Source: an optimization exercise on an open RTL-to-GDS flow (aim: small area and a short achievable clock period). Production flows keep margins and buffers that such runs may drop.
At most, simulation tests tie the RTL to the original design; equivalence was not proved.
Not every run is shown, and edits may drop behaviour that the tests do not exercise.
The RTL of runs 2 to 4 was laid out without a check of its function.

--- flow/run.sh ---
#!/bin/bash
# synth_recipe.tcl (not shown) runs the flow's synth.tcl, then flattens the netlist and writes it again
# the make line also repeats each setting of config.mk as NAME=value (left out here)
make -C /OpenROAD-flow-scripts/flow DESIGN_CONFIG=/design/flow/config.mk WORK_HOME=/design/flow/orfs CLKGATE_MAP_FILE= SYNTH_SCRIPT=/design/flow/synth_recipe.tcl finish
--- flow/config.mk ---
export PLATFORM = sky130hd
export DESIGN_NAME = lab2_pipe
export DESIGN_NICKNAME = lab2_pipe
export VERILOG_FILES = /design/flow/design.v
export SDC_FILE = /design/flow/constraint.sdc
export NUM_CORES = 4
export LEC_CHECK = 0
export CAP_MARGIN = 20
export CORE_MARGIN = 2
export CORE_UTILIZATION = 40
export PLACE_DENSITY = 0.6
export SLEW_MARGIN = 20
--- flow/design.v ---
module lab2_pipe (
    input clk,
    input rst,
    input start,
    input [31:0] x,
    output reg rdy,
    output reg [31:0] y
);
reg [31:0] pow2, pow3, pow4, pow5, temp_pow2;
reg [31:0] x1, x2, x3, x4;
reg rdy1, rdy2;
always @(posedge clk) begin
    if (rst) begin
        y    <= 0;
        rdy  <= 1;
        pow2 <= 0;
        pow3 <= 0;
        pow4 <= 0;
        pow5 <= 0;
        x1   <= 0;
        x2   <= 0;
        x3   <= 0;
        x4   <= 0;
        rdy1 <= 0;
        rdy2 <= 0;
        temp_pow2 <= 0;
    end else begin
        if (start) begin
            rdy  <= 0;
            rdy1 <= 1;
        end
        rdy2 <= rdy1;
        rdy  <= rdy2;
        x1   <= x;
        x2   <= x1;
        x3   <= x2;
        x4   <= x3;
        pow2      <= x * x;
        pow3      <= pow2 * x1;  
        pow4      <= pow3 * x2;  
        pow5      <= pow4 * x3;  
        temp_pow2  = x4 * x4;    
        y         <= pow5 + temp_pow2;  
    end
end
endmodule
--- flow/constraint.sdc ---
create_clock -name core_clock -period 15.0 [get_ports {clk}]
set_input_delay 3.0000 -clock core_clock [delete_from_list [all_inputs] [get_ports {clk}]]
set_output_delay 3.0000 -clock core_clock [all_outputs]
set_load 0.01 [all_outputs]
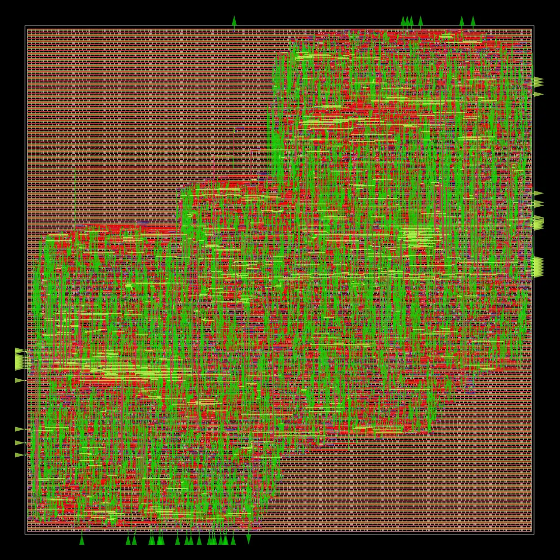
Run 1: routing view
top routing layer used: met4
metal2 WL: 104000 um
M1 WL: 87900 um

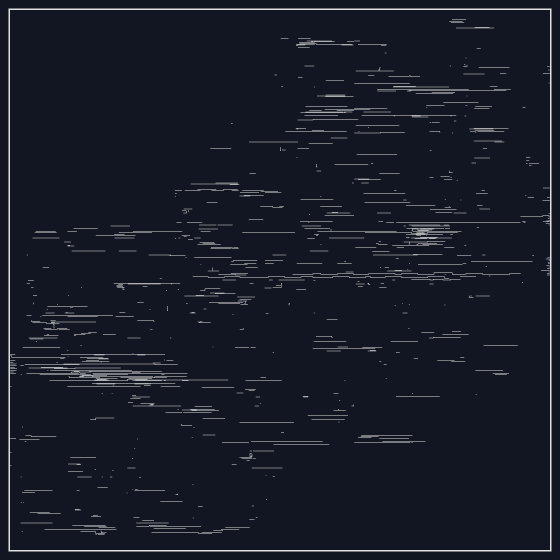
Run 1: met3 routing
The layer holds 4.5% of the routed length. The longest straight run is 104 um. The wires run mostly horizontal. The layer carries 9220 um of wire. 368 nets have wire on it.

==> results.toml, run 1 <==
[status]
status = "timing/DRC/antenna clean"

[global_route]
met1_usage = 0.277
grt_pass1_vias = 63000
gr-total-overflow = 0
grt-busiest-layer = "met2"

[worst_setup_path]
crit_path_max_incr_delay_ns = 1.24
cp-endpoint = "pow2[30]"
end_kind = "register"
r2r_cells = 27
crit_fanout = 22
reg2reg_slack_ns = 6.46
cp_top_family = "adder cells"

[detailed_routing]
routed_via_density = 4.91
routed_wl_um = 207000
wl_met3_um = 9220

[die]
start_util = 0.402
tap_cells = 2672

[final_layout]
drive_gt1_frac = 0.0236
seq_cells = 284
final_common_cell = "inv_1"
nMultiInputCombCells = 5904
buffer_area_frac = 0.0171

[clocking]
cts.clk_slew.worst_paths_ns = 0.06
cts_setup_buffers = 0
clockBufferDepth = 3
clock_latency_ns = 0.67

[synth]
syn_area_mm2 = 0.0813

[run]
cap_viol_max_count = 0

[sta]
relSlewSlack = 0.216
finalHoldViolations = 0

[placed_design]
dp.cells = 11200
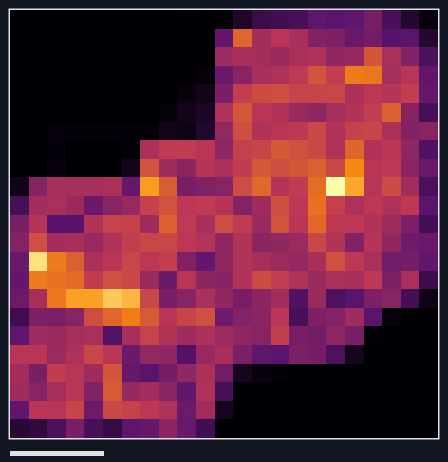
Run 1: wiring heat map
Scale bar: 100 um. 23 x 23 tiles, from black (low) to pale yellow (high), scaled to the fullest tile. Values are wire area over tile area, all layers added.
The mean over all tiles is 0.16. 26% of the tiles are nearly empty. The fullest tile reaches 0.51. The emptiest ninth of the die: top left.

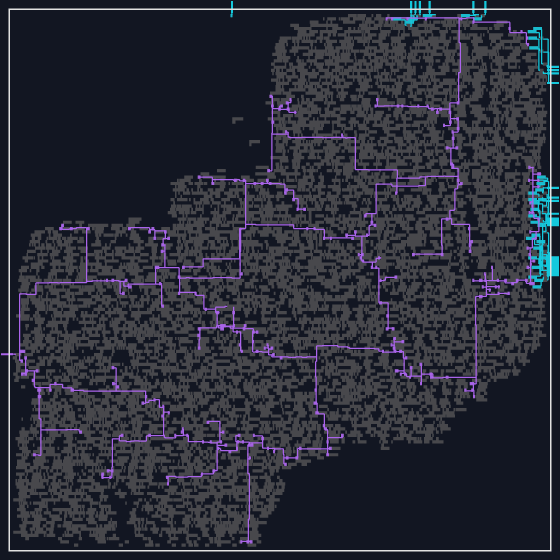
Run 1: I/O nets highlighted
rst: drawn in purple, bits 1, direction input, end cells 280, buffers 4, wire 4010 um. y: drawn in cyan, bits 32, direction output, end cells 32, buffers 31, wire 672 um.

==> run 2: too many edits to list; what changed since run 1 <==
flow/design.v: 46 -> 2687 lines; modules unchanged: 0
  lab2_pipe: edited, 46 -> 2671 lines
  lab2_fa: new, 4 lines
  lab2_x2: new, 3 lines
  lab2_bsel: new, 3 lines
  lab2_x3: new, 3 lines
  lab2_nor: new, 3 lines
==> module lab2_fa as of run 2 <==
module lab2_fa (input a, input b, input c, output s, output co);
assign s = a ^ b ^ c;
assign co = (a & b) | (c & (a ^ b));
endmodule
==> module lab2_x2 as of run 2 <==
module lab2_x2 (input a, input b, output y);
assign y = a ^ b;
endmodule
==> module lab2_x3 as of run 2 <==
module lab2_x3 (input a, input b, input c, output y);
assign y = a ^ b ^ c;
endmodule
==> module lab2_nor as of run 2 <==
module lab2_nor (input a, input b, output y);
assign y = ~(a | b);
endmodule
==> module lab2_bsel as of run 2 <==
module lab2_bsel (input one, input two, input neg, input m0, input m1, output y);
assign y = ~(((one & m0) | (two & m1)) ^ neg);
endmodule
--- a/flow/config.mk
+++ b/flow/config.mk
@@ -10,3 +10,4 @@
 export CORE_UTILIZATION = 40
 export PLACE_DENSITY = 0.6
-export SLEW_MARGIN = 20
+export SLEW_MARGIN = 82
+export SYNTH_HIERARCHICAL = 1
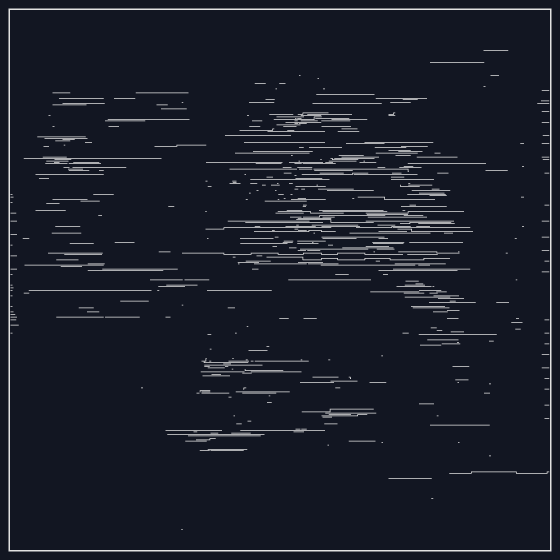
Run 2: met3 routing
259 nets have wire on it. The layer carries 5730 um of wire. The wires run mostly horizontal. The longest straight run is 69.9 um. The layer holds 7.4% of the routed length.

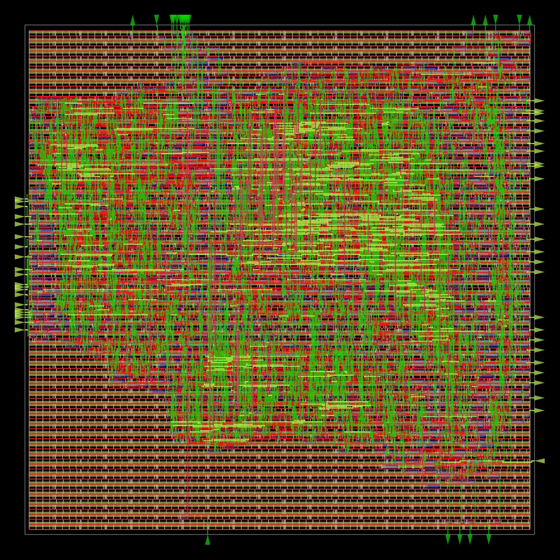
Run 2: routing view
GRT Util Overall: 0.214
Routed Wire Length: 77800 um
metal2 WL: 37900 um
M1 WL: 31300 um
DR WL/cell: 19.7 um

==> run 2 against run 1 <==
Compared with the run above:
- still clean on timing, DRC and antenna
- utilization is 3.5 points higher
- via count decreased by 63%
- critical path depth is the same
- worst setup slack better by 4.7 ns
- cell count is 65% lower
- maximum frequency up 74%
- clock skew shrank 0.021 ns
==> results.toml, run 2 <==
[die]
tap_cells = 959
start_util = 0.404

[synth]
synth_simple_gate_area_share = 0.154
synth_seq_area_share = 0.195
synth_cells = 2943
syn_area_mm2 = 0.0294
synth-compound-area-share = 0.0523

[worst_setup_path]
r2r_cells = 22
crit_path_max_incr_delay_ns = 0.56
crit_fanout = 24
end_kind = "register"
reg2reg_slack_ns = 8.62
cp-endpoint = "r3_x4[25]"
cp_top_family = "adder cells"
reg2reg_from = "r2_x2[6]"

[global_route]
gr-total-overflow = 0
grt_pass1_vias = 22800
met1_usage = 0.272

[detailed_routing]
top_layer = "met4"
routed_via_density = 5.24
wl_met3_um = 5730
drtPass1Iterations = 5

[placed_design]
post-place-ws_ns = 8.65
dp.cells = 3864

[final_layout]
final_nets = 3743
buffer_area_frac = 0.0511
seq_cells = 286
nMultiInputCombCells = 2344
drive_gt1_frac = 0.0982
final_common_cell = "nand2_1"

[clocking]
cts_setup_buffers = 0
cts_resized = 0
cts.clk_slew.worst_paths_ns = 0.06
clock_latency_ns = 0.57

[sta]
finalHoldViolations = 0

[status]
status = "timing/DRC/antenna clean"

[run]
cap_viol_max_count = 0

[min_path]
worstHoldStart = "r3_x2[2]"
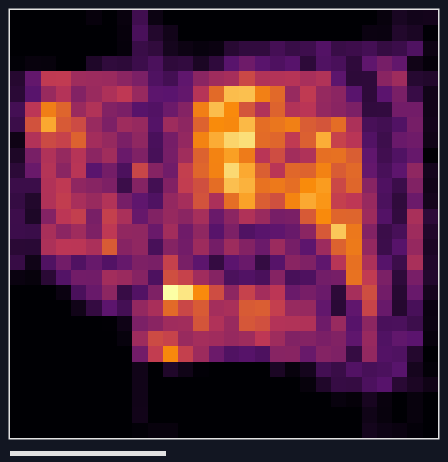
Run 2: wiring heat map
Scale bar: 100 um. 28 x 28 tiles, from black (low) to pale yellow (high), scaled to the fullest tile. Values are wire area over tile area, all layers added.
via count: 20600

==> run 3: changes to the inputs <==
--- a/flow/config.mk
+++ b/flow/config.mk
@@ -9,5 +9,5 @@
 export CORE_MARGIN = 2
 export CORE_UTILIZATION = 40
 export PLACE_DENSITY = 0.6
-export SLEW_MARGIN = 82
+export SLEW_MARGIN = 75
 export SYNTH_HIERARCHICAL = 1
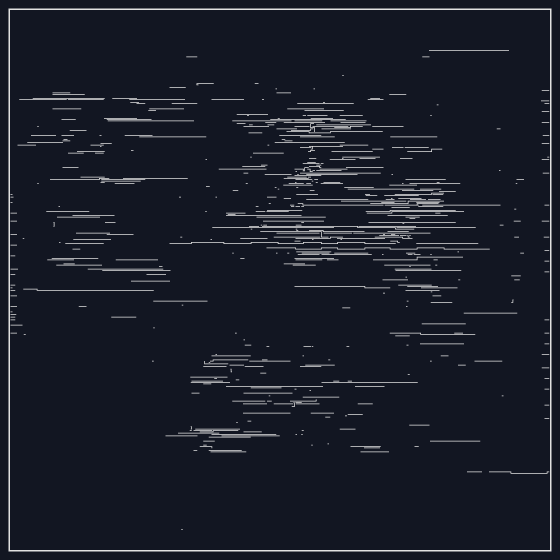
Run 3: met3 routing
The layer carries 5380 um of wire. The longest straight run is 61.6 um. The layer holds 7.0% of the routed length. 258 nets have wire on it.

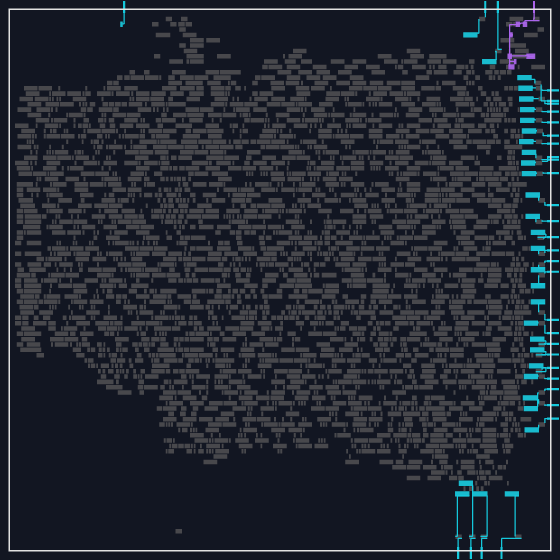
Run 3: I/O nets highlighted
I/O pins: 68
IO buf count: 66

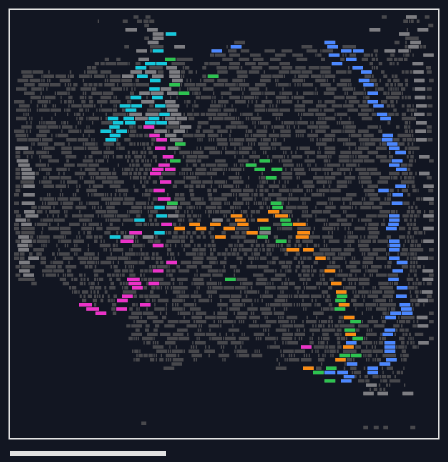
Run 3: sequential cells coloured by netlist name
Scale bar: 100 um. Other sequential cells in the stronger grey, the rest of the logic in the fainter grey.
r2_x: drawn in cyan, sequential cells 32. r4_cs: drawn in blue, sequential cells 63, where a vertical strip on the right. r2_x2: drawn in magenta, sequential cells 30. r3_x4: drawn in orange, sequential cells 28. r3_x2: drawn in green, sequential cells 31.
Another 102 sequential cells are not coloured.

==> run 3 against run 2 <==
Compared with the run above:
- critical path type unchanged
- still clean on timing, DRC and antenna
- critical path depth down 3
- register-to-register slack improved by 0.98 ns
==> results.toml, run 3 <==
[clocking]
cts_resized = 0
cts.clk_slew.worst_paths_ns = 0.06
clockBufferDepth = 3
clock_latency_ns = 0.56
cts_setup_buffers = 0

[worst_setup_path]
cp-endpoint = "r2_x2[30]"
reg2reg_slack_ns = 9.60
end_kind = "register"
crit_fanout = 23
crit_path_max_incr_delay_ns = 0.49
cp_top_family = "adder cells"
r2r_cells = 19
reg2reg_from = "r1_x[10]"

[detailed_routing]
wl_met1_um = 31400
wl_met3_um = 5380
wl_met2_um = 37000
vias = 20500
wl_per_cell_um = 19.7
drtPass1Iterations = 5
top_layer = "met4"

[global_route]
met1_usage = 0.273
grtUsageTotal = 0.213
gr-total-overflow = 0
grt_pass1_vias = 22600

[min_path]
worstHoldStart = "r2_x[16]"

[placed_design]
post-place-ws_ns = 9.60
dp.cells = 3839

[status]
status = "timing/DRC/antenna clean"

[synth]
synth_seq_area_share = 0.195
synth_cells = 2943
synth-compound-area-share = 0.0523
syn_area_mm2 = 0.0294
synth_simple_gate_area_share = 0.154

[die]
tap_cells = 959

[final_layout]
nMultiInputCombCells = 2344
buffer_area_frac = 0.0371
drive_gt1_frac = 0.0655
seq_cells = 286

[run]
cap_viol_max_count = 0
--- run 4: outline of the changes from run 3 ---
flow/design.v: 2687 -> 2755 lines; modules unchanged: 5
  lab2_pipe: edited, 2671 -> 2739 lines
==> flow/flow/run.sh (new file) <==
#!/bin/bash
set -euo pipefail
export BUFFER_PORTS_ARGS="-buffer_cell sky130_fd_sc_hd__buf_2"
bash standard.sh > standard_flow.log 2>&1
==> flow/standard.sh (new file) <==
#!/bin/bash
# synth_recipe.tcl (not shown) runs the flow's synth.tcl, then flattens the netlist and writes it again
# the make line also repeats each setting of config.mk as NAME=value (left out here)
make -C /OpenROAD-flow-scripts/flow DESIGN_CONFIG=/design/flow/config.mk WORK_HOME=/design/flow/orfs CLKGATE_MAP_FILE= SYNTH_SCRIPT=/design/flow/synth_recipe.tcl "${@:-finish}"
--- a/flow/config.mk
+++ b/flow/config.mk
@@ -9,4 +9,6 @@
 export CORE_MARGIN = 2
 export CORE_UTILIZATION = 40
+export CTS_CLUSTER_DIAMETER = 80
+export CTS_CLUSTER_SIZE = 22
 export PLACE_DENSITY = 0.6
 export SLEW_MARGIN = 75
removed: flow/run.sh
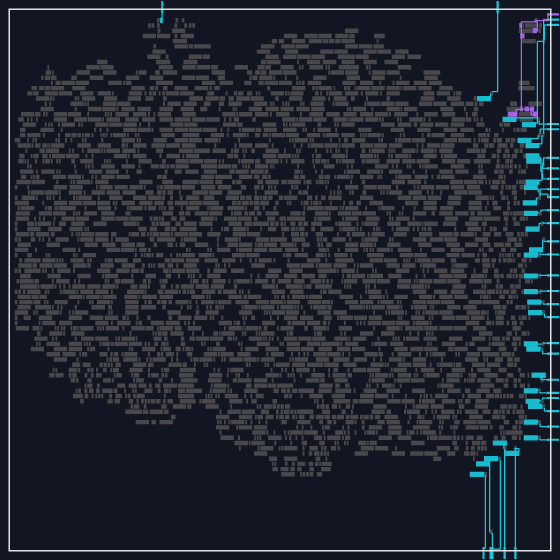
Run 4: I/O nets highlighted
rst: drawn in purple, bits 1, direction input, end cells 8, buffers 1, wire 90.4 um. y: drawn in cyan, bits 32, direction output, end cells 32, buffers 31, wire 612 um.

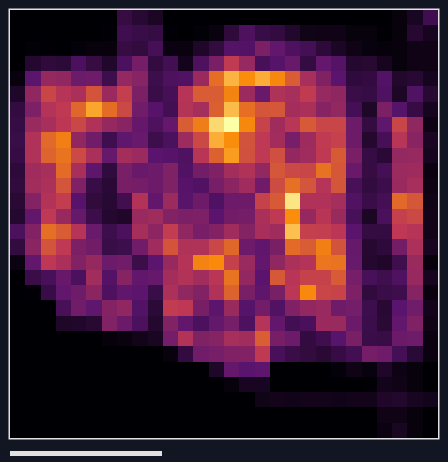
Run 4: wiring heat map
Scale bar: 100 um. 28 x 28 tiles, from black (low) to pale yellow (high), scaled to the fullest tile. Values are wire area over tile area, all layers added.
Routed Wire Length: 77700 um
via count: 20900

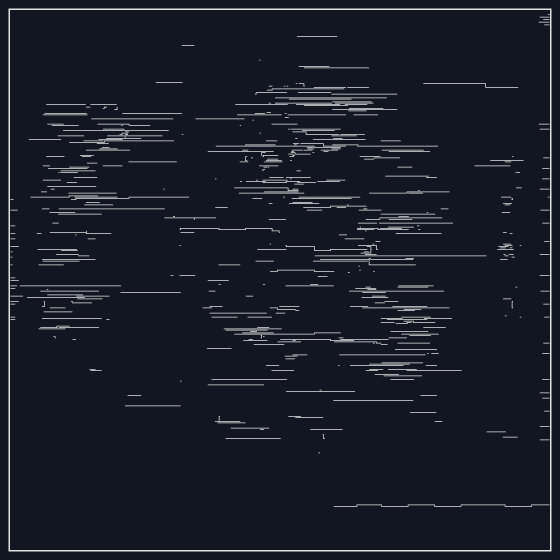
Run 4: met3 routing
met3 usage: 0.0376

==> run 4 against run 3 <==
Compared with the run above:
- area after synthesis is 4.7% higher
- maximum frequency is 16% higher
- non-clock buffer count is 5 higher
- utilization is 0.37 points lower
- first-iteration DRC count is 3.3% higher
- via count is 1.9% higher
==> results.toml, run 4 <==
[final_layout]
final_nets = 3777
seq_cells = 345
final_common_cell = "nand2_1"
buffer_area_frac = 0.0266

[status]
status = "timing/DRC/antenna clean"

[worst_setup_path]
reg2reg_from = "r2_x2l[18]"
crit_fanout = 6
r2r_cells = 15
end_kind = "register"

[clocking]
clock_latency_ns = 0.60
cts_resized = 0

[die]
num_io_pins = 68

[detailed_routing]
wl_met1_um = 32600
drtPass1Iterations = 5
wl_met2_um = 37600
top_layer = "met4"

[placed_design]
portBuffers = 66
post-place-ws_ns = 10.25
dp.cells = 3989

[min_path]
worstHoldStart = "r2_x[1]"

[synth]
syn_area_mm2 = 0.0308
synth_simple_gate_area_share = 0.157
synth_seq_area_share = 0.224
synth-compound-area-share = 0.0484
synth_cells = 3016

[global_route]
grt-busiest-layer = "met2"
grtUsageTotal = 0.202

[what the ideal ports hide]
No port has a modelled driver above. Below, the same layouts with a new extraction and two added sets of constraints. Step 1 sets driving cells, clkbuf_16 on the clock port and buf_2 on the other inputs (assumed; they add their load-dependent delay and slew). Step 2 adds t to the input delays and takes it off the output delays; t is the mean of the earliest and latest rising clock arrival at the registers after step 1. Input paths then give back, and output paths get back, about the clock's delay inside the block. Slacks: no drivers / after step 1 / after step 2; pairs: no drivers / after step 1.
run	t, ns	slack for setup (ns)	clock arrival spread, ns
run 1	0.715	3.872 / 3.923 / 3.208	0.062 / 0.062
run 2	0.619	8.619 / 8.619 / 8.619	0.037 / 0.037
run 3	0.611	9.599 / 9.599 / 9.599	0.035 / 0.035
run 4	0.643	10.331 / 10.331 / 10.331	0.047 / 0.047
After both steps every run listed still meets setup and hold. For run 1, which loses most, drivers alone change the setup slack by +0.051 ns; drivers and shift together by -0.664 ns.
